From an optimization exercise on the open Yosys and OpenROAD flow, aimed at small area; shortcuts taken in it are not production practice.
Where RTL was checked, it was by simulation tests only, not by an equivalence proof against the original.
Not every run is shown, and edits may drop behaviour that the tests do not exercise.
Function not checked in runs 1, 3 and 4: the RTL went through the layout flow alone.

Run 1, track usage over the die:
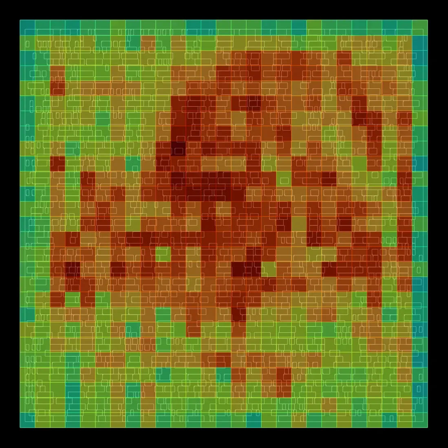
Run 1, clock network drawn from the DEF:
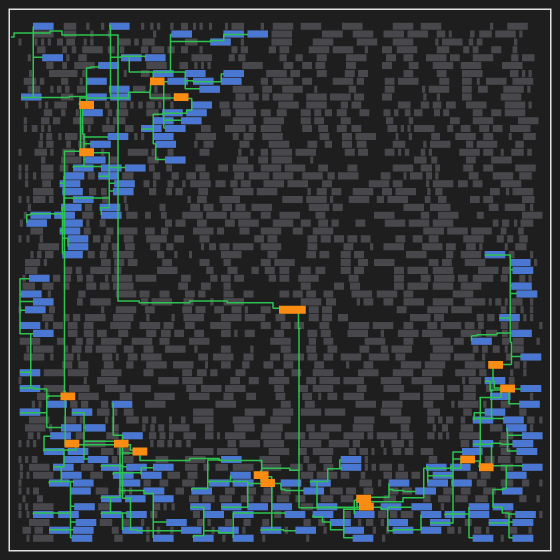
Run 1, wiring by layer:
Bar = 50 um.
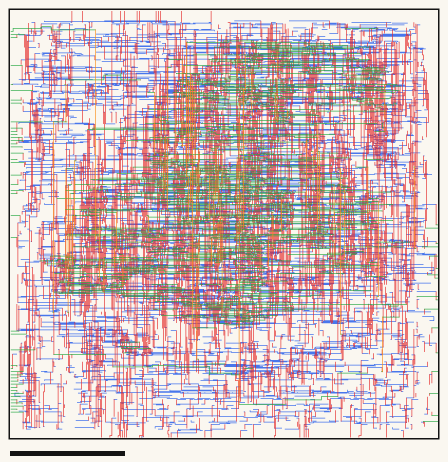
==> flow/design.v, too long to show whole: its modules and the start of the top module <==
// module fpm_pre: 22 lines
// module fpm_x3: 163 lines
// module fpm_mul: 1247 lines
// module fpm_fa: 6 lines
// module fpm_ha: 6 lines
// module fpm_bsel: 5 lines
// module fpm_sel3: 5 lines
// module fpm_round: 28 lines
// module fp_mult: 41 lines
module fp_mult (clk, reset, a, b, res);
  // ...
==> flow/flow/run.sh <==
#!/bin/bash
# Layout flow: the standard ORFS flow (standard synthesis unchanged) with
#  - plain buf_1 cells as the port buffers global placement inserts (every
#    input and output port still gets its own buffer);
#  - clock tree built from clkbuf_8 (clkbuf_16 at the root), without the
#    dummy loads CTS otherwise adds for balancing.
set -euo pipefail
export BUFFER_PORTS_ARGS="-buffer_cell sky130_fd_sc_hd__buf_1"
export CTS_ARGS="-sink_clustering_enable -repair_clock_nets -buf_list sky130_fd_sc_hd__clkbuf_8 -root_buf sky130_fd_sc_hd__clkbuf_16 -dont_use_dummy_load"
bash standard.sh > standard_flow.log 2>&1
==> flow/standard.sh <==
#!/bin/bash
# synth_recipe.tcl (not shown) runs the flow's synth.tcl, then flattens the netlist and writes it again
# the make line also repeats each setting of config.mk as NAME=value (left out here)
make -C /OpenROAD-flow-scripts/flow DESIGN_CONFIG=/design/flow/config.mk WORK_HOME=/design/flow/orfs CLKGATE_MAP_FILE= SYNTH_SCRIPT=/design/flow/synth_recipe.tcl "${@:-finish}"
==> flow/config.mk <==
export PLATFORM = sky130hd
export DESIGN_NAME = fp_mult
export DESIGN_NICKNAME = fp_mult
export VERILOG_FILES = /design/flow/design.v
export SDC_FILE = /design/flow/constraint.sdc
export NUM_CORES = 4
export LEC_CHECK = 0
export CAP_MARGIN = 0
export CELL_PAD_IN_SITES_DETAIL_PLACEMENT = 1
export CELL_PAD_IN_SITES_GLOBAL_PLACEMENT = 2
export CORE_MARGIN = 2
export CORE_UTILIZATION = 50
export CTS_BUF_LIST = sky130_fd_sc_hd__clkbuf_8
export SLEW_MARGIN = 0
export SYNTH_HIERARCHICAL = 1
export SYNTH_MINIMUM_KEEP_SIZE = 0
==> flow/constraint.sdc <==
create_clock -name core_clock -period 8.0 [get_ports {clk}]
set_input_delay 1.6000 -clock core_clock [delete_from_list [all_inputs] [get_ports {clk}]]
set_output_delay 1.6000 -clock core_clock [all_outputs]
set_load 0.01 [all_outputs]
==> flow_metrics.env, run 1 <==
export IMPL_status="no timing/DRC/antenna violations"
export IMPL_r2r_cells=20
export IMPL_synthesis_nets=1790
export IMPL_synthTopCellsByArea="fa_1, dfxtp_1, a222oi_1"
export IMPL_drc=0
export IMPL_cts_resized=0
export IMPL_cts_tree="done"
export IMPL_nets=1862
export IMPL_holdPathStages=0
export IMPL_vias=13500
export IMPL_crit_path_end_kind="flip-flop"
export IMPL_netlist_instances=1342
export IMPL_cp_start_kind="flip-flop"
export IMPL_r2r_slack_ns=0.97
export IMPL_fp_dieH_um=186
export IMPL_drt_pre_antenna_iters=14
export IMPL_synth_edf_count=0
export IMPL_antenna_cells=0
export IMPL_grt_max_degree=33
export IMPL_dp_hpwl_um=42600
export IMPL_io_pins=98
export IMPL_coreArea_mm2=0.0327
export IMPL_synthArstFlopShare_pct=0
export IMPL_drive_gt1_share_pct=10.9
export IMPL_setup_viol=0
export IMPL_criticalPathCategory="flip-flop to flip-flop"
export IMPL_cap_violations=0
export IMPL_ctsHoldBuffers=0
export IMPL_final_min_clock_period_ns=7.03
export IMPL_fin_crit_sh_pct=87.9
export IMPL_rows=66
export IMPL_root_buffer="clkbuf_16"
export IMPL_synth_ff_type="dfxtp_1"
export IMPL_synth_warnings=7
export IMPL_use_met1_pct=44.9
export IMPL_syn_avg_cell_area_um2=12.4
export IMPL_portBuffers=97
export IMPL_drtIter0Drc=3378
export IMPL_relSlewSlack_pct=30.2
export IMPL_hp_class="flip-flop to flip-flop"
export IMPL_gp_congestion=0.942
export IMPL_grt_pass1_vias=14600
export IMPL_hold_violations=0
export IMPL_clk_path_buf_depth=2
export IMPL_synth_cell_types=51
export IMPL_ant_nets=0
export IMPL_gr_total_overflow=0
export IMPL_ys_seq_area_share_pct=21.8
export IMPL_synth_area_leader_cell="fa_1"
export IMPL_fillers=3435
export IMPL_die_w_um=186
export IMPL_rsz0062_at_grt="no"
export IMPL_area_delta_synth_final_pct=4.96
export IMPL_cts_buffers=17
export IMPL_cts_htree_levels=4
export IMPL_final_util_pct=53.4
export IMPL_grt_pass1_wl_um=88400
export IMPL_worstPathRequired_ns=8.21
export IMPL_cts_setup_buffers=0
export IMPL_ys_ff_latch=181
export IMPL_synth_area_mm2=0.0166
export IMPL_clk_pin_slew_worst_paths_ns=0.07
export IMPL_viasPerCell=7.26
export IMPL_clock_sinks=181
export IMPL_skew_ns=0.0437
export IMPL_wl_um=58100
export IMPL_busiest_layer="met2"
export IMPL_antenna_found_initial=0
export IMPL_die_area_mm2=0.0348
export IMPL_drv_slew=0
export IMPL_initial_core_util_pct=50.9
export IMPL_tightestPinTransition_ns=1.05
export IMPL_worstPathMaxFanout=24
export IMPL_setup_tns_ns=0
export IMPL_crit_arrival_ns=7.24
export IMPL_fmax_ghz=0.142
export IMPL_grt_use_met3_pct=12.3
export IMPL_synth_top_area_share_pct=35.1
Back to the opening pictures, 'track usage over the die':
Total Routing Usage GR: 33.6%
routing usage on met2: 50.1%
Routed wire per std cell: 31.4 um

Back to the opening pictures, 'clock network drawn from the DEF':
[clock-net drivers] orange | count: 17
[clock wires] green | length: 2,120 um
[flip-flops] blue | count: 181
flops lie: spread over the die
clk latency of the worst-skew pair: 0.41 ns

Back to the opening pictures, 'wiring by layer':
| layer | color | wire length |
|---|---|---|
| M1 | blue | 22.1 mm |
| M4 | orange | 2,090 um |
| M3 | green | 8,670 um |
| M2 | red | 25.3 mm |

-- run 1: cell usage after synthesis, types with 5 or more instances --
cell / instances
xor2_1: 21
fa_1: 292
mux2_2: 12
inv_1: 67
mux2i_1: 23
ha_1: 90
nor4_1: 6
a21o_1: 5
a21oi_1: 19
buf_4: 118
and2_2: 32
o21ai_0: 11
and2_1: 14
dfxtp_1: 181
nor2b_1: 25
nor2_1: 10
a222oi_1: 276
xnor2_1: 14
nand2_1: 58
a31oi_1: 7
nand4_1: 9
-- run 1: layout by cell type (no fill, tap or decap), types with 6 or more instances in the layout --
cell	Yosys	routed
fa_1	292	292
inv_1	67	67
a31oi_1	7	7
o21ai_0	11	11
and2_1	14	14
dfxtp_1	181	181
xnor2_1	14	14
nor2_1	10	10
and2_2	32	32
buf_4	118	84
xor2_1	21	21
a21oi_1	19	19
nor4_1	6	6
buf_1	0	97
nand4_1	9	9
nor2b_1	25	25
mux2i_1	23	23
clkbuf_8	0	16
nand2_1	58	58
a222oi_1	276	276
ha_1	90	90
mux2_2	12	12
-- run 1: per-stage QoR --
step           setup slack, ns  cells  cell area [um^2]  hold WS, ns
2_1_floorplan             1.67   1342             16600        0.310
3_3_place_gp              1.22   1837             17200        0.310
3_5_place_dp              1.09   1837             17200        0.313
4_1_cts                   1.05   1854             17500        0.329
5_1_grt                  0.622   1854             17500        0.340
6_report                 0.970   1854             17500        0.328
-- run 1: worst max-delay path, cell delays in order, from the launching register on --
cell and delay (ns):
dfxtp_1 0.39, and2_1 0.83, a222oi_1 0.34, fa_1 0.58
fa_1 0.44, fa_1 0.42, fa_1 0.43, fa_1 0.43
fa_1 0.47, ha_1 0.32, nand2_1 0.08, o21ai_0 0.14
a21oi_1 0.23, nor2b_1 0.07, o21ai_0 0.21, fa_1 0.46
nor4_1 0.21, nand4_1 0.12, nor4_1 0.37, buf_4 0.21
o211ai_1 0.08
-- run 1: cell type report --
cell class | instances | area [um^2] | area share, %
clock buffers | 17 | 245 | 1.40
flip-flops and latches | 181 | 3620 | 20.7
well taps | 442 | 553 | 3.17
inverters | 67 | 251 | 1.44
multi-input cells | 966 | 11800 | 67.6
repair buffers | 181 | 995 | 5.69
-- run 1: routing by layer --
layer,up-vias,wire length [um]
met5,-,0
li1,5357,-
met1,6780,22100
met4,0,2090
met2,1156,25300
met3,162,8670
-- run 1: cell families after synthesis --
logic type | Yosys count | synth area share, %
simple gates | 169 | 5.61
buf+inv | 195 | 7.32
fa+ha+maj | 382 | 41.9
flops | 181 | 21.8
xor+xnor | 35 | 1.84
other cells | 1 | 0.0225
mux | 35 | 2.19
compound gates | 344 | 19.4
==> inputs of run 2 (changes only) <==
--- a/flow/design.v
+++ b/flow/design.v
@@ -1427,7 +1427,7 @@
   assign p[45] = qs37;
   assign p[46] = qs38;
   assign p[47] = qs39;
-  assign ph = p[47:23];
+  assign ph = ~p[47:23];
   assign g = (~p[23] & ~p[24]) | ~(&p[22:0]);
 endmodule
 module fpm_fa (a, b, c, s, co);
@@ -1452,13 +1452,13 @@
   output ppn;
   assign ppn = ~((s1 & x1) | (s2 & x2) | (s3 & x3));
 endmodule
-module fpm_round (xe, phn, g, r);
+module fpm_round (xe, ph, g, r);
   input [7:0] xe;
-  input [24:0] phn;
+  input [24:0] ph;
   input g;
   output [30:0] r;
-  wire t = ~phn[24];
-  wire [22:0] n = ~(t ? phn[23:1] : phn[22:0]);
+  wire t = ph[24];
+  wire [22:0] n = t ? ph[23:1] : ph[22:0];
   wire [23:0] c;
   wire [22:0] rr;
   assign c[0] = g;
@@ -1516,7 +1516,7 @@
     g2 <= g1;
   end
   wire [30:0] r2;
-  fpm_round rnd (.xe(xe2), .phn(ph2), .g(g2), .r(r2));
+  fpm_round rnd (.xe(xe2), .ph(ph2), .g(g2), .r(r2));
   reg [31:0] r3;
   always @(posedge clk) r3 <= {s2, r2};
   always @(posedge clk) res <= reset ? r3 : 32'd0;
==> run 2 against run 1 <==
Still clean on timing, DRC and antenna. Flip-flop and latch count unchanged. Die area down 0.70%. Design area about the same. Synthesized cell count down 1.6%. Fmax up 0.13%. Area after synthesis down 0.72%. Via count down 1.0%. Critical path type unchanged. Critical endpoint is now r3[30]. Highest routed layer is now met5.
==> flow_metrics.env, run 2 <==
export IMPL_fin_crit_sh_pct=87.8
export IMPL_synthArstFlopShare_pct=0
export IMPL_initial_core_util_pct=50.8
export IMPL_drive_gt1_share_pct=12.0
export IMPL_cp_start_kind="flip-flop"
export IMPL_grt_max_degree=33
export IMPL_synth_edf_count=0
export IMPL_cpMostUsedCell="ha_1"
export IMPL_skew_ns=0.0382
export IMPL_synthesis_nets=1769
export IMPL_cts_resized=0
export IMPL_synth_area_mm2=0.0165
export IMPL_area_delta_synth_final_pct=5.69
export IMPL_path_depth=32
export IMPL_netlist_instances=1321
export IMPL_placed_cells=1828
export IMPL_synth_cell_types=52
export IMPL_gr_total_overflow=0
export IMPL_fmax_ghz=0.142
export IMPL_rsz0062_at_grt="no"
export IMPL_synth_warnings=7
export IMPL_grt_pass1_vias=14000
export IMPL_wl_um=56900
export IMPL_layout_commonest_cell="fa_1"
export IMPL_drt_pre_antenna_iters=15
export IMPL_nets=1853
export IMPL_holdPathStages=0
export IMPL_ctsHoldBuffers=0
export IMPL_relSlewSlack_pct=22.5
export IMPL_viasPerCell=7.21
export IMPL_vias=13300
export IMPL_hold_violations=0
export IMPL_cts_tree="done"
export IMPL_drtIter0Drc=3128
export IMPL_cts_buffers=17
export IMPL_fp_dieH_um=186
export IMPL_criticalPathCategory="flip-flop to flip-flop"
export IMPL_root_buffer="clkbuf_16"
export IMPL_cpMaxStageDelayCell="fa_1"
export IMPL_clk_path_buf_depth=2
export IMPL_setup_tns_ns=0
export IMPL_synth_ff_type="dfxtp_1"
export IMPL_dp_hpwl_um=41000
export IMPL_r2r_cells=32
export IMPL_drv_slew=0
export IMPL_ys_ff_latch=181
export IMPL_final_cells=1846
export IMPL_tightestPinTransition_ns=1.16
export IMPL_coreArea_mm2=0.0325
export IMPL_r2r_slack_ns=0.98
export IMPL_syn_avg_cell_area_um2=12.5
export IMPL_io_pins=98
export IMPL_hp_class="flip-flop to flip-flop"
export IMPL_clk_pin_slew_worst_paths_ns=0.10
export IMPL_gp_congestion=0.970
export IMPL_worstPathMaxFanout=23
export IMPL_antenna_found_initial=1
export IMPL_crit_arrival_ns=7.34
export IMPL_cp_slowest_stage_delay_ns=0.39
export IMPL_status="no timing/DRC/antenna violations"
export IMPL_portBuffers=97
export IMPL_mostFrequentLayoutCells="fa_1, a222oi_1, dfxtp_1"
export IMPL_cts_htree_levels=4
export IMPL_worstPathRequired_ns=8.32
export IMPL_ys_top_cells_by_count="fa_1, a222oi_1, dfxtp_1, buf_4, ha_1"
export IMPL_fillers=3427
export IMPL_ant_nets=0
export IMPL_clock_sinks=181
export IMPL_crit_family="adder cells"
export IMPL_die_area_mm2=0.0345
export IMPL_clk_latency_ns=0.43
export IMPL_final_min_clock_period_ns=7.02
export IMPL_setup_viol=0
export IMPL_synth_most_common_cell="fa_1"
export IMPL_crit_buf_inv=1
export IMPL_rows=66
export IMPL_drc=0
export IMPL_ys_seq_area_share_pct=21.9
export IMPL_cap_violations=0
export IMPL_grt_pass1_wl_um=86200
export IMPL_die_w_um=186
export IMPL_wl_per_cell_um=30.8
export IMPL_synth_area_leader_cell="fa_1"
export IMPL_cts_setup_buffers=0
export IMPL_synth_top_area_share_pct=35.4
export IMPL_synthTopCellsByArea="fa_1, dfxtp_1, a222oi_1"
export IMPL_crit_path_end_kind="flip-flop"
-- run 2: cell count changes after synthesis, moves of 8 or more --
| cell | previous run | this run |
|---|---|---|
| buf_4 | 118 | 93 |
| mux2i_1 | 23 | 0 |
| inv_1 | 67 | 79 |
| xor2_1 | 21 | 13 |
| mux2_2 | 12 | 35 |
| xnor2_1 | 14 | 22 |
-- run 2: metal layers --
metal  wire length (um)  share of wire, %  track usage, %
met1              21200                37            43.3
met2              25400                45            52.6
met3               7620                13            11.6
met4               2610               4.6            15.3
met5                 16             0.028               0
-- run 2: final cells by class --
type / instances / area (um^2) / share of cell area (%)
multi-input cells: 959 / 11900 / 67.9
flip-flops and latches: 181 / 3620 / 20.7
repair buffers: 167 / 890 / 5.09
well taps: 442 / 553 / 3.17
inverters: 79 / 297 / 1.70
clock buffers: 17 / 245 / 1.40
diodes: 1 / 2.50 / 0.0143
-- run 2: per-stage QoR --
step	hold slack [ns]	utilization (%)	area [um^2]	setup WS, ns
after floorplan	0.310	-	16500	1.55
after global placement	0.310	52.9	17200	1.15
after detailed placement	0.313	52.9	17200	0.970
after CTS	0.322	53.7	17500	0.911
after global routing	0.325	53.7	17500	0.609
final	0.321	53.7	17500	0.979
-- run 2: kinds of logic (layout without fill, tap and decap cells) --
logic type,after synthesis,after routing,synth area share [%]
compound gates,340,340,19.7
other cells,1,2,0.0227
flops,181,181,21.9
xor+xnor,35,35,1.85
simple gates,166,166,5.61
buf+inv,181,263,6.34
mux,35,35,2.38
fa+ha+maj,382,382,42.2
Run 2, sequential cells colored by netlist name:
Bar = 50 um. Other sequential cells in the stronger gray, the rest of the logic in the fainter gray.
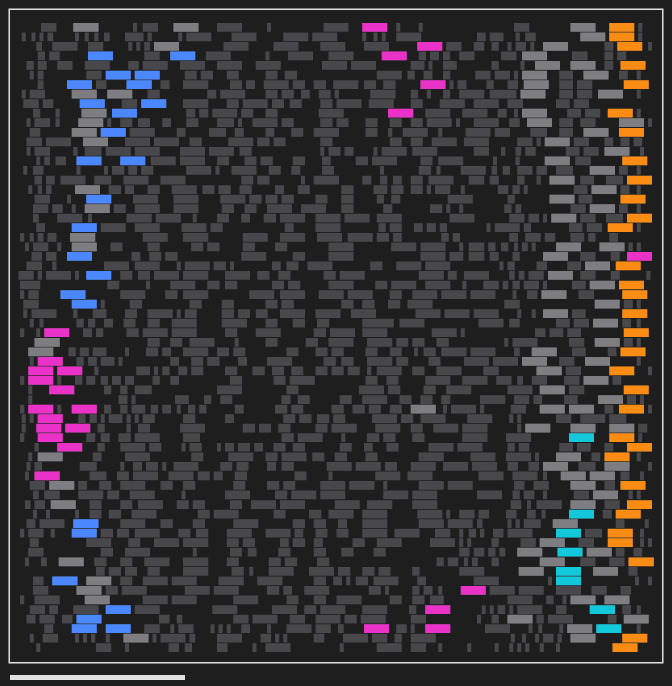
| netlist name | color | sequential cells |
|---|---|---|
| mb1 | magenta | 24 |
| res | orange | 32 |
| a3h1 | blue | 25 |
| xe2 | cyan | 8 |
not colored: 92
final core occ: 53.7%
FF+latch area: 0.00362 mm^2
Seq/total area: 20.7%

Run 2, track usage over the die:
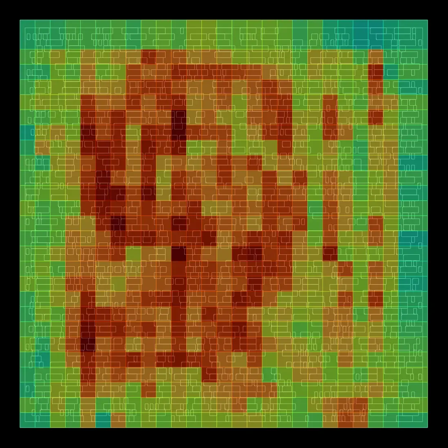
Total Routing Usage GR: 34.0%
met3 Usage GRT: 11.6%
routing usage on met2: 52.6%
met1 Use GR: 43.3%

--- run 3: outline of the changes from run 2 ---
flow/design.v: 1523 -> 1511 lines; modules unchanged: 6
  fpm_mul: edited, 1247 -> 1227 lines
  fpm_clr: new, 6 lines
  fpm_round: edited, 28 -> 28 lines
  fp_mult: edited, 41 -> 43 lines
==> module fp_mult as of run 3 <==
module fp_mult (clk, reset, a, b, res);
  input clk;
  input reset;
  input [31:0] a;
  input [31:0] b;
  output reg [31:0] res;
  wire [7:0] xe0;
  wire [23:0] ma0, mb0;
  fpm_pre pre (.a(a), .b(b), .xe(xe0), .ma(ma0), .mb(mb0));
  wire [25:1] a3h0;
  fpm_x3 x3 (.ma(ma0), .a3h(a3h0));
  reg s1;
  reg [7:0] xe1;
  reg [23:0] ma1, mb1;
  reg [25:1] a3h1;
  always @(posedge clk) begin
    a3h1 <= a3h0;
    s1 <= a[31] ^ b[31];
    xe1 <= xe0;
    ma1 <= ma0;
    mb1 <= mb0;
  end
  wire [24:0] ph1;
  wire g1;
  fpm_mul mul (.ma(ma1), .a3h(a3h1), .mb(mb1), .ph(ph1), .g(g1));
  reg s2;
  reg [7:0] xe2;
  reg [24:0] ph2;
  reg g2;
  always @(posedge clk) begin
    s2 <= s1;
    xe2 <= xe1;
    ph2 <= ph1;
    g2 <= g1;
  end
  wire [30:0] r2;
  fpm_round rnd (.xe(xe2), .phn(ph2), .g(g2), .r(r2));
  reg [31:0] r3;
  always @(posedge clk) r3 <= {s2, r2};
  wire [31:0] r3g;
  fpm_clr clr (.d(r3), .keep(reset), .q(r3g));
  always @(posedge clk) res <= r3g;
endmodule
==> module fpm_clr as of run 3 <==
module fpm_clr (d, keep, q);
  input [31:0] d;
  input keep;
  output [31:0] q;
  assign q = d & {32{keep}};
endmodule
==> module fpm_round as of run 3 <==
module fpm_round (xe, phn, g, r);
  input [7:0] xe;
  input [24:0] phn;
  input g;
  output [30:0] r;
  wire t = ~phn[24];
  wire [22:0] n = ~(t ? phn[23:1] : phn[22:0]);
  wire [23:0] c;
  wire [22:0] rr;
  assign c[0] = g;
  genvar i;
  generate
    for (i = 0; i < 23; i = i + 1) begin : g_r
      fpm_ha ri (.a(n[i]), .b(c[i]), .s(rr[i]), .co(c[i + 1]));
    end
  endgenerate
  wire ovf = c[23];
  wire [7:0] e;
  wire [8:0] ec;
  fpm_fa e0 (.a(xe[0]), .b(t), .c(ovf), .s(e[0]), .co(ec[1]));
  generate
    for (i = 1; i < 7; i = i + 1) begin : g_e
      fpm_ha ei (.a(xe[i]), .b(ec[i]), .s(e[i]), .co(ec[i + 1]));
    end
  endgenerate
  assign e[7] = xe[7] ^ ec[7];
  assign r = {e, rr[22] | ovf, rr[21:0]};
endmodule
==> run 3 against run 2 <==
Register-to-register slack got worse by 0.34 ns. Wire length rose by 3.0%. Utilization barely moved. Critical path depth decreased by 7. Global-route usage decreased by 0.42 points. Flip-flop and latch count unchanged. Design area up 0.56%. Critical path type unchanged.
==> flow_metrics.env, run 3 <==
export IMPL_criticalPathCategory="flip-flop to flip-flop"
export IMPL_placed_cells=1828
export IMPL_vias=13300
export IMPL_drv_slew=0
export IMPL_synth_area_leader_cell="fa_1"
export IMPL_synth_area_mm2=0.0167
export IMPL_clk_pin_slew_worst_paths_ns=0.11
export IMPL_cts_setup_buffers=0
export IMPL_io_pins=98
export IMPL_viasPerCell=7.21
export IMPL_synth_ff_type="dfxtp_1"
export IMPL_fp_dieH_um=187
export IMPL_fmax_ghz=0.136
export IMPL_cp_start_kind="flip-flop"
export IMPL_hp_class="flip-flop to flip-flop"
export IMPL_rsz0062_at_grt="no"
export IMPL_antenna_found_initial=0
export IMPL_synth_warnings=7
export IMPL_final_seq_area_mm2=0.00362
export IMPL_antenna_cells=0
export IMPL_coreArea_mm2=0.0327
export IMPL_final_min_clock_period_ns=7.36
export IMPL_die_area_mm2=0.0349
export IMPL_nets=1854
export IMPL_ys_seq_area_share_pct=21.7
export IMPL_setup_ws_ns=0.639
export IMPL_area_delta_synth_final_pct=5.25
export IMPL_r2r_slack_ns=0.64
export IMPL_drtIter0Drc=3350
export IMPL_synth_cell_types=57
export IMPL_synth_edf_count=0
export IMPL_synthTopCellsByArea="fa_1, dfxtp_1, a222oi_1"
export IMPL_cts_htree_levels=4
export IMPL_syn_avg_cell_area_um2=12.6
export IMPL_ctsHoldBuffers=0
export IMPL_grt_max_degree=33
export IMPL_dp_hpwl_um=42900
export IMPL_mostFrequentLayoutCells="fa_1, a222oi_1, dfxtp_1"
export IMPL_layout_commonest_cell="fa_1"
export IMPL_crit_path_end_kind="flip-flop"
export IMPL_cts_buffers=17
export IMPL_portBuffers=97
export IMPL_drt_pre_antenna_iters=19
export IMPL_tightestPinTransition_ns=1.12
export IMPL_drc=0
export IMPL_synthArstFlopShare_pct=0
export IMPL_crit_arrival_ns=7.61
export IMPL_status="no timing/DRC/antenna violations"
export IMPL_setup_viol=0
export IMPL_cts_tree="done"
export IMPL_gp_congestion=0.941
export IMPL_netlist_instances=1327
export IMPL_rows=66
export IMPL_holdPathStages=0
export IMPL_clk_path_buf_depth=2
export IMPL_hold_violations=0
export IMPL_clk_latency_ns=0.41
export IMPL_fillers=3434
export IMPL_initial_core_util_pct=51.0
export IMPL_relSlewSlack_pct=25.4
export IMPL_grt_pass1_wl_um=88200
export IMPL_root_buffer="clkbuf_16"
export IMPL_multi_input_area_mm2=0.0119
export IMPL_ant_nets=0
export IMPL_grt_pass1_vias=14200
export IMPL_cap_violations=0
export IMPL_drive_gt1_share_pct=12.4
export IMPL_synth_most_common_cell="fa_1"
export IMPL_synthesis_nets=1776
export IMPL_synth_top_area_share_pct=35.0
export IMPL_fin_crit_sh_pct=92.0
export IMPL_cts_resized=0
export IMPL_final_cells=1845
export IMPL_clock_sinks=181
export IMPL_r2r_cells=25
export IMPL_ys_ff_latch=181
export IMPL_die_w_um=187
export IMPL_wl_um=58600
export IMPL_worstPathMaxFanout=24
export IMPL_ys_top_cells_by_count="fa_1, a222oi_1, dfxtp_1, buf_4, ha_1"
export IMPL_gr_total_overflow=0
export IMPL_dp_slack_ns=0.801
export IMPL_setup_tns_ns=0
export IMPL_worstPathRequired_ns=8.25
run 3: cell count changes after synthesis, moves of 8 or more:
cell,before,now
o21ai_0,10,2
mux2_2,35,10
buf_4,93,118
inv_1,79,60
mux2i_1,0,23
xnor2_1,22,14
run 3: critical path, stage by stage (launching register included):
cell	delay [ns]
dfxtp_1	0.39
and2_1	0.73
a222oi_1	0.28
fa_1	0.52
ha_1	0.21
fa_1	0.36
ha_1	0.20
fa_1	0.36
ha_1	0.20
fa_1	0.36
ha_1	0.22
fa_1	0.37
ha_1	0.19
ha_1	0.19
inv_1	0.06
fa_1	0.34
nor2b_4	0.07
o211ai_2	0.23
o21ai_1	0.12
and3_1	0.19
o21ai_1	0.14
fa_1	0.48
nor4_1	0.29
nand3_1	0.11
nor4_1	0.48
o21ai_1	0.13
run 3: final cells by class:
type                    instances  area share, %
multi-input cells             958           67.6
flip-flops and latches        181           20.6
repair buffers                187           5.92
well taps                     442           3.15
clock buffers                  17           1.40
inverters                      60           1.28
run 3: routing by layer:
metal / GRT usage [%] / vias up / part of all wire (%)
met5: 0 / - / 0
met4: 13.1 / 0 / 3.7
met3: 9.97 / 144 / 14
met2: 49.8 / 1140 / 43
met1: 46.4 / 6701 / 39
li1: - / 5322 / -
run 3: logic make-up (layout without fill, tap and decap cells):
family | after synthesis | in the layout | synth area share, %
simple gates | 166 | 166 | 5.64
other cells | 1 | 1 | 0.0225
fa+ha+maj | 383 | 383 | 41.9
mux | 35 | 35 | 2.19
xor+xnor | 33 | 33 | 1.73
flops | 181 | 181 | 21.7
buf+inv | 188 | 264 | 7.14
compound gates | 340 | 340 | 19.7
run 3: per-stage QoR:
step           hold WS, ns  area (um^2)  util (%)
2_1_floorplan        0.310        16700         -
6_report             0.316        17600      53.7
5_1_grt              0.320        17600      53.7
4_1_cts              0.314        17600      53.7
3_3_place_gp         0.310        17300      53.0
3_5_place_dp         0.313        17300      53.0
Run 3, track usage over the die:
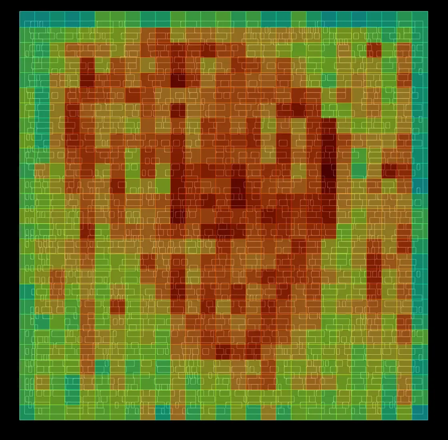
routing usage on met2: 49.8%
Total Routing Usage GR: 33.6%
Routed wire per std cell: 31.8 um
met1 Use GR: 46.4%

Run 3, clock network drawn from the DEF:
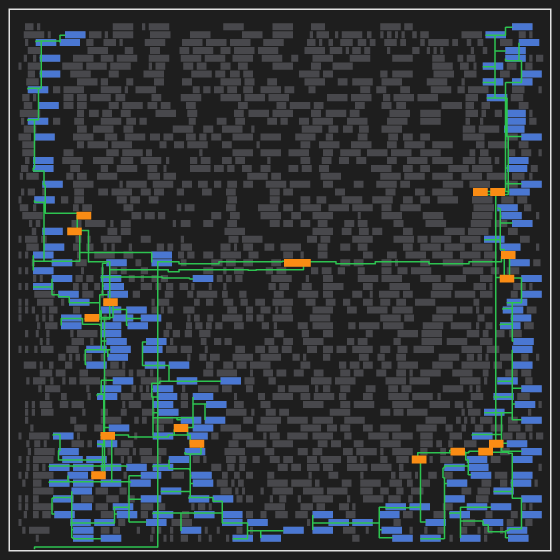
[clock-net drivers] orange | count: 17
[clock wires] green | length: 2,050 um
[flip-flops] blue | count: 181
routed clock nets: 18
flops lie: spread over the die
final clock skew: 0.0528 ns

--- run 4: outline of the changes from run 3 ---
flow/design.v: 1511 -> 1511 lines; modules unchanged: 9
  fpm_mul: edited, 1227 -> 1227 lines
==> run 4 against run 3 <==
Highest routed layer is now met5. Clock-buffer cell count did not move. First-iteration DRC count shrank 3.4%. Clock skew down 0.0044 ns. Synthesized cell count increased by 0.45%. Die area hardly changed. Still clean. Critical path type unchanged. Area after synthesis is essentially flat. Critical endpoint unchanged. Register-to-register slack better by 0.13 ns. Non-clock buffer count rose by 10. Sequential share of layout area fell by 0.11 points. Largest cell class unchanged.
==> flow_metrics.env, run 4 <==
export IMPL_status="no timing/DRC/antenna violations"
export IMPL_synth_ff_type="dfxtp_1"
export IMPL_synthArstFlopShare_pct=0
export IMPL_syn_avg_cell_area_um2=12.5
export IMPL_crit_arrival_ns=7.47
export IMPL_relSlewSlack_pct=32.7
export IMPL_crit_path_end_kind="flip-flop"
export IMPL_nets=1869
export IMPL_synth_most_common_cell="fa_1"
export IMPL_layout_commonest_cell="fa_1"
export IMPL_drive_gt1_share_pct=13.0
export IMPL_tightestPinTransition_ns=1.01
export IMPL_hp_class="flip-flop to flip-flop"
export IMPL_synthTopCellsByArea="fa_1, dfxtp_1, a222oi_1"
export IMPL_synth_area_leader_cell="fa_1"
export IMPL_final_cells=1861
export IMPL_synth_top_area_share_pct=35.0
export IMPL_ys_top_cells_by_count="fa_1, a222oi_1, dfxtp_1, buf_4, ha_1"
export IMPL_cp_cell_sequence="nor2b_1 -> buf_4 -> a222oi_1 -> fa_1 -> fa_1 -> ha_1 -> fa_1 -> ha_1 -> fa_1 -> ha_1 -> fa_1 -> ha_1 -> ha_1 -> inv_1 -> fa_1 -> nor2b_1 -> o21ai_0 -> nor2_1 -> o21ai_0 -> fa_1 -> or4_1 -> nor4_1 -> o2111ai_1"
export IMPL_setup_tns_ns=0
export IMPL_placed_cell_area_mm2=0.0174
export IMPL_die_w_um=187
export IMPL_clk_path_buf_depth=2
export IMPL_fp_dieH_um=187
export IMPL_drt_pre_antenna_iters=13
export IMPL_viasPerCell=7.21
export IMPL_cp_start_kind="flip-flop"
export IMPL_hold_violations=0
export IMPL_cts_tree="done"
export IMPL_fin_crit_sh_pct=90.4
export IMPL_drv_slew=0
export IMPL_synth_warnings=7
export IMPL_drtIter0Drc=3235
export IMPL_cap_violations=0
export IMPL_rows=66
export IMPL_rsz0062_at_grt="no"
export IMPL_grt_pass1_vias=14200
export IMPL_io_pins=98
export IMPL_grt_use_total_pct=33.9
export IMPL_mostFrequentLayoutCells="fa_1, a222oi_1, dfxtp_1"
export IMPL_synthesis_nets=1781
export IMPL_clk_pin_slew_worst_paths_ns=0.11
export IMPL_r2r_cells=23
export IMPL_cp_slowest_stage_delay_ns=0.71
export IMPL_r2r_slack_ns=0.77
export IMPL_synth_edf_count=0
export IMPL_final_min_clock_period_ns=7.23
export IMPL_ys_seq_area_share_pct=21.7
export IMPL_setup_ws_ns=0.766
export IMPL_netlist_instances=1333
export IMPL_cts_buffers=17
export IMPL_vias=13400
export IMPL_ys_ff_latch=181
export IMPL_initial_core_util_pct=51.1
export IMPL_cts_setup_buffers=0
export IMPL_placed_cells=1844
export IMPL_clock_sinks=181
export IMPL_cpMostUsedCell="fa_1"
export IMPL_cts_resized=0
export IMPL_worstPathMaxFanout=12
export IMPL_antenna_cells=0
export IMPL_drc=0
export IMPL_coreArea_mm2=0.0327
export IMPL_grt_max_degree=33
export IMPL_fmax_ghz=0.138
export IMPL_root_buffer="clkbuf_16"
export IMPL_ant_nets=0
export IMPL_setup_viol=0
export IMPL_fin_area_mm2=0.0177
export IMPL_clk_latency_ns=0.41
export IMPL_gr_total_overflow=0
export IMPL_area_delta_synth_final_pct=5.74
export IMPL_cpMaxStageDelayCell="nor2b_1"
export IMPL_synth_cell_types=52
export IMPL_wl_per_cell_um=31.3
export IMPL_portBuffers=97
export IMPL_ctsHoldBuffers=0
export IMPL_antenna_found_initial=1
export IMPL_dp_hpwl_um=44000
export IMPL_synth_area_mm2=0.0167
export IMPL_dp_slack_ns=0.844
export IMPL_die_area_mm2=0.0349
export IMPL_holdPathStages=0
export IMPL_criticalPathCategory="flip-flop to flip-flop"
export IMPL_grt_pass1_wl_um=88700
export IMPL_worstPathRequired_ns=8.24
export IMPL_gp_congestion=0.957
export IMPL_wl_um=58300
export IMPL_cts_htree_levels=4
## run 4: cell types whose count changed in the layout (fill, tap and decap cells not counted), sizes merged, moves of 4 or more
cell / change
buf: +10
a21oi: +6
a211oi: +5
a31oi: -5
nand2: -4
o21ai: +4
xnor2: -4
xor2: +4
## run 4: cell type report
class	instances	area, um^2
Sequential cell	181	3620
Timing Repair Buffer	197	1130
Clock buffer	17	245
Multi-Input combinational cell	964	11900
Fill cell	3449	15000
Tap cell	442	553
Inverter	60	225
## run 4: cell families (layout without fill, tap and decap cells)
logic type / Yosys count / after routing / synth area share [%]
fa+ha+maj: 382 / 382 / 41.8
compound gates: 344 / 344 / 19.7
buf+inv: 188 / 274 / 7.14
flops: 181 / 181 / 21.7
simple gates: 169 / 169 / 5.78
mux: 35 / 35 / 2.19
xor+xnor: 33 / 33 / 1.73
other cells: 1 / 1 / 0.0225
## run 4: worst max-delay path, delay by kind of cell (launching register included)
kind | cells | cell delay, ns
simple gates | 5 | 1.64
compound gates | 4 | 0.80
buf+inv | 2 | 0.38
flops | 1 | 0.41
fa+ha+maj | 12 | 3.87
## run 4: per-stage QoR
step / utilization (%) / hold slack [ns]
6_report: 54.0 / 0.329
2_1_floorplan: - / 0.310
3_3_place_gp: 53.2 / 0.310
4_1_cts: 54.0 / 0.331
5_1_grt: 54.0 / 0.334
3_5_place_dp: 53.2 / 0.313
## run 4: routing by layer
metal | GRT usage, % | vias to the layer above | part of all wire, %
li1 | - | 5366 | -
met1 | 44.5 | 6695 | 37
met2 | 51.3 | 1147 | 43
met3 | 10.1 | 217 | 14
met4 | 16.9 | 2 | 5.2
met5 | 0 | - | 0.015
Run 4, sequential cells colored by netlist name:
Bar = 50 um. Other sequential cells in the stronger gray, the rest of the logic in the fainter gray.
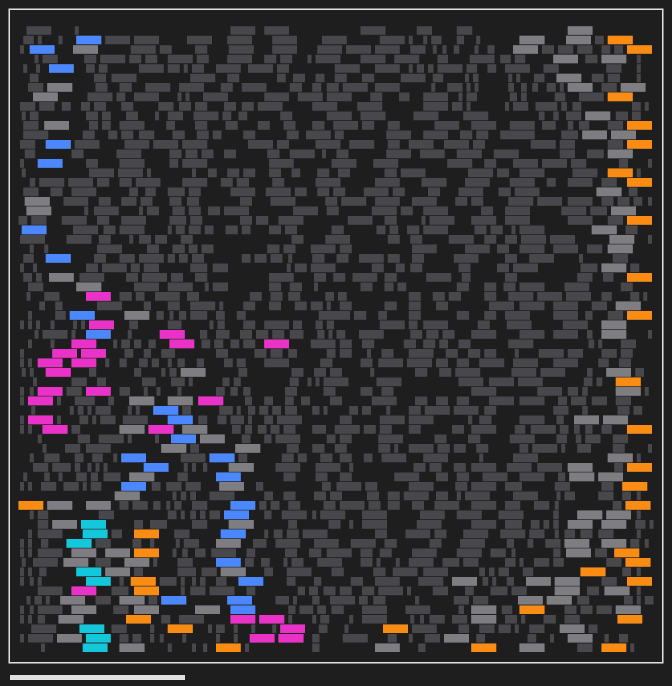
| netlist name | color | sequential cells |
|---|---|---|
| xe2 | cyan | 8 |
| res | orange | 32 |
| mb1 | magenta | 24 |
| a3h1 | blue | 25 |
not colored: 92
final core occ: 54.0%

Run 4, clock network drawn from the DEF:
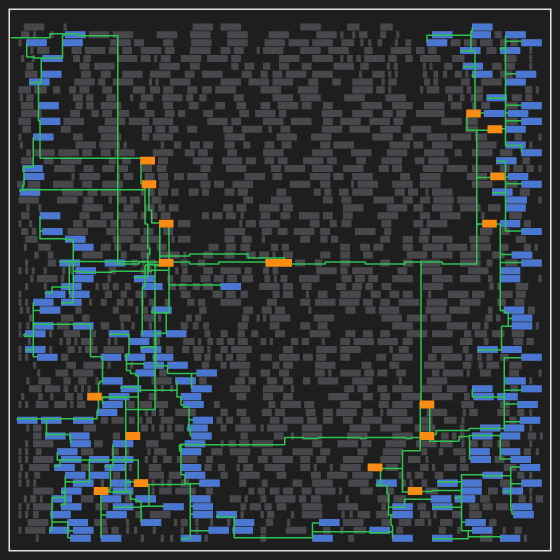
[clock-net drivers] orange | count: 17
[flip-flops] blue | count: 181
[clock wires] green | length: 2,380 um
flops lie: spread over the die
routed clock nets: 18
final clock skew: 0.0484 ns

-- separate check: timing with driven ports --
How much do the figures lean on ideal ports? The routed layouts below were timed once more, with nothing changed but the port constraints. Step 1: set_driving_cell puts a clkbuf_16 on clk and a buf_2 on each other input, an assumption about the parent block. Step 2 adds t to the input delays and takes it off the output delays; t is the mean of the earliest and latest rising clock arrival at the registers after step 1. Input paths then give back, and output paths get back, about the clock's delay inside the block. Slacks: no drivers / after step 1 / after step 2; pairs: no drivers / after step 1.
| run | t (ns) | setup slack, ns | worst setup path at the end | worst register clock-pin slew, ns | pins driven straight from the clock port |
|---|---|---|---|---|---|
| run 1 | 0.448 | 0.970 / 0.970 / 0.970 | register to register | 0.10 / 0.10 | 1 |
| run 2 | 0.466 | 0.979 / 0.979 / 0.979 | register to register | 0.11 / 0.11 | 1 |
| run 3 | 0.440 | 0.639 / 0.639 / 0.639 | register to register | 0.11 / 0.11 | 1 |
| run 4 | 0.446 | 0.766 / 0.766 / 0.766 | register to register | 0.11 / 0.11 | 1 |
After both steps setup and hold are still met in every run listed.
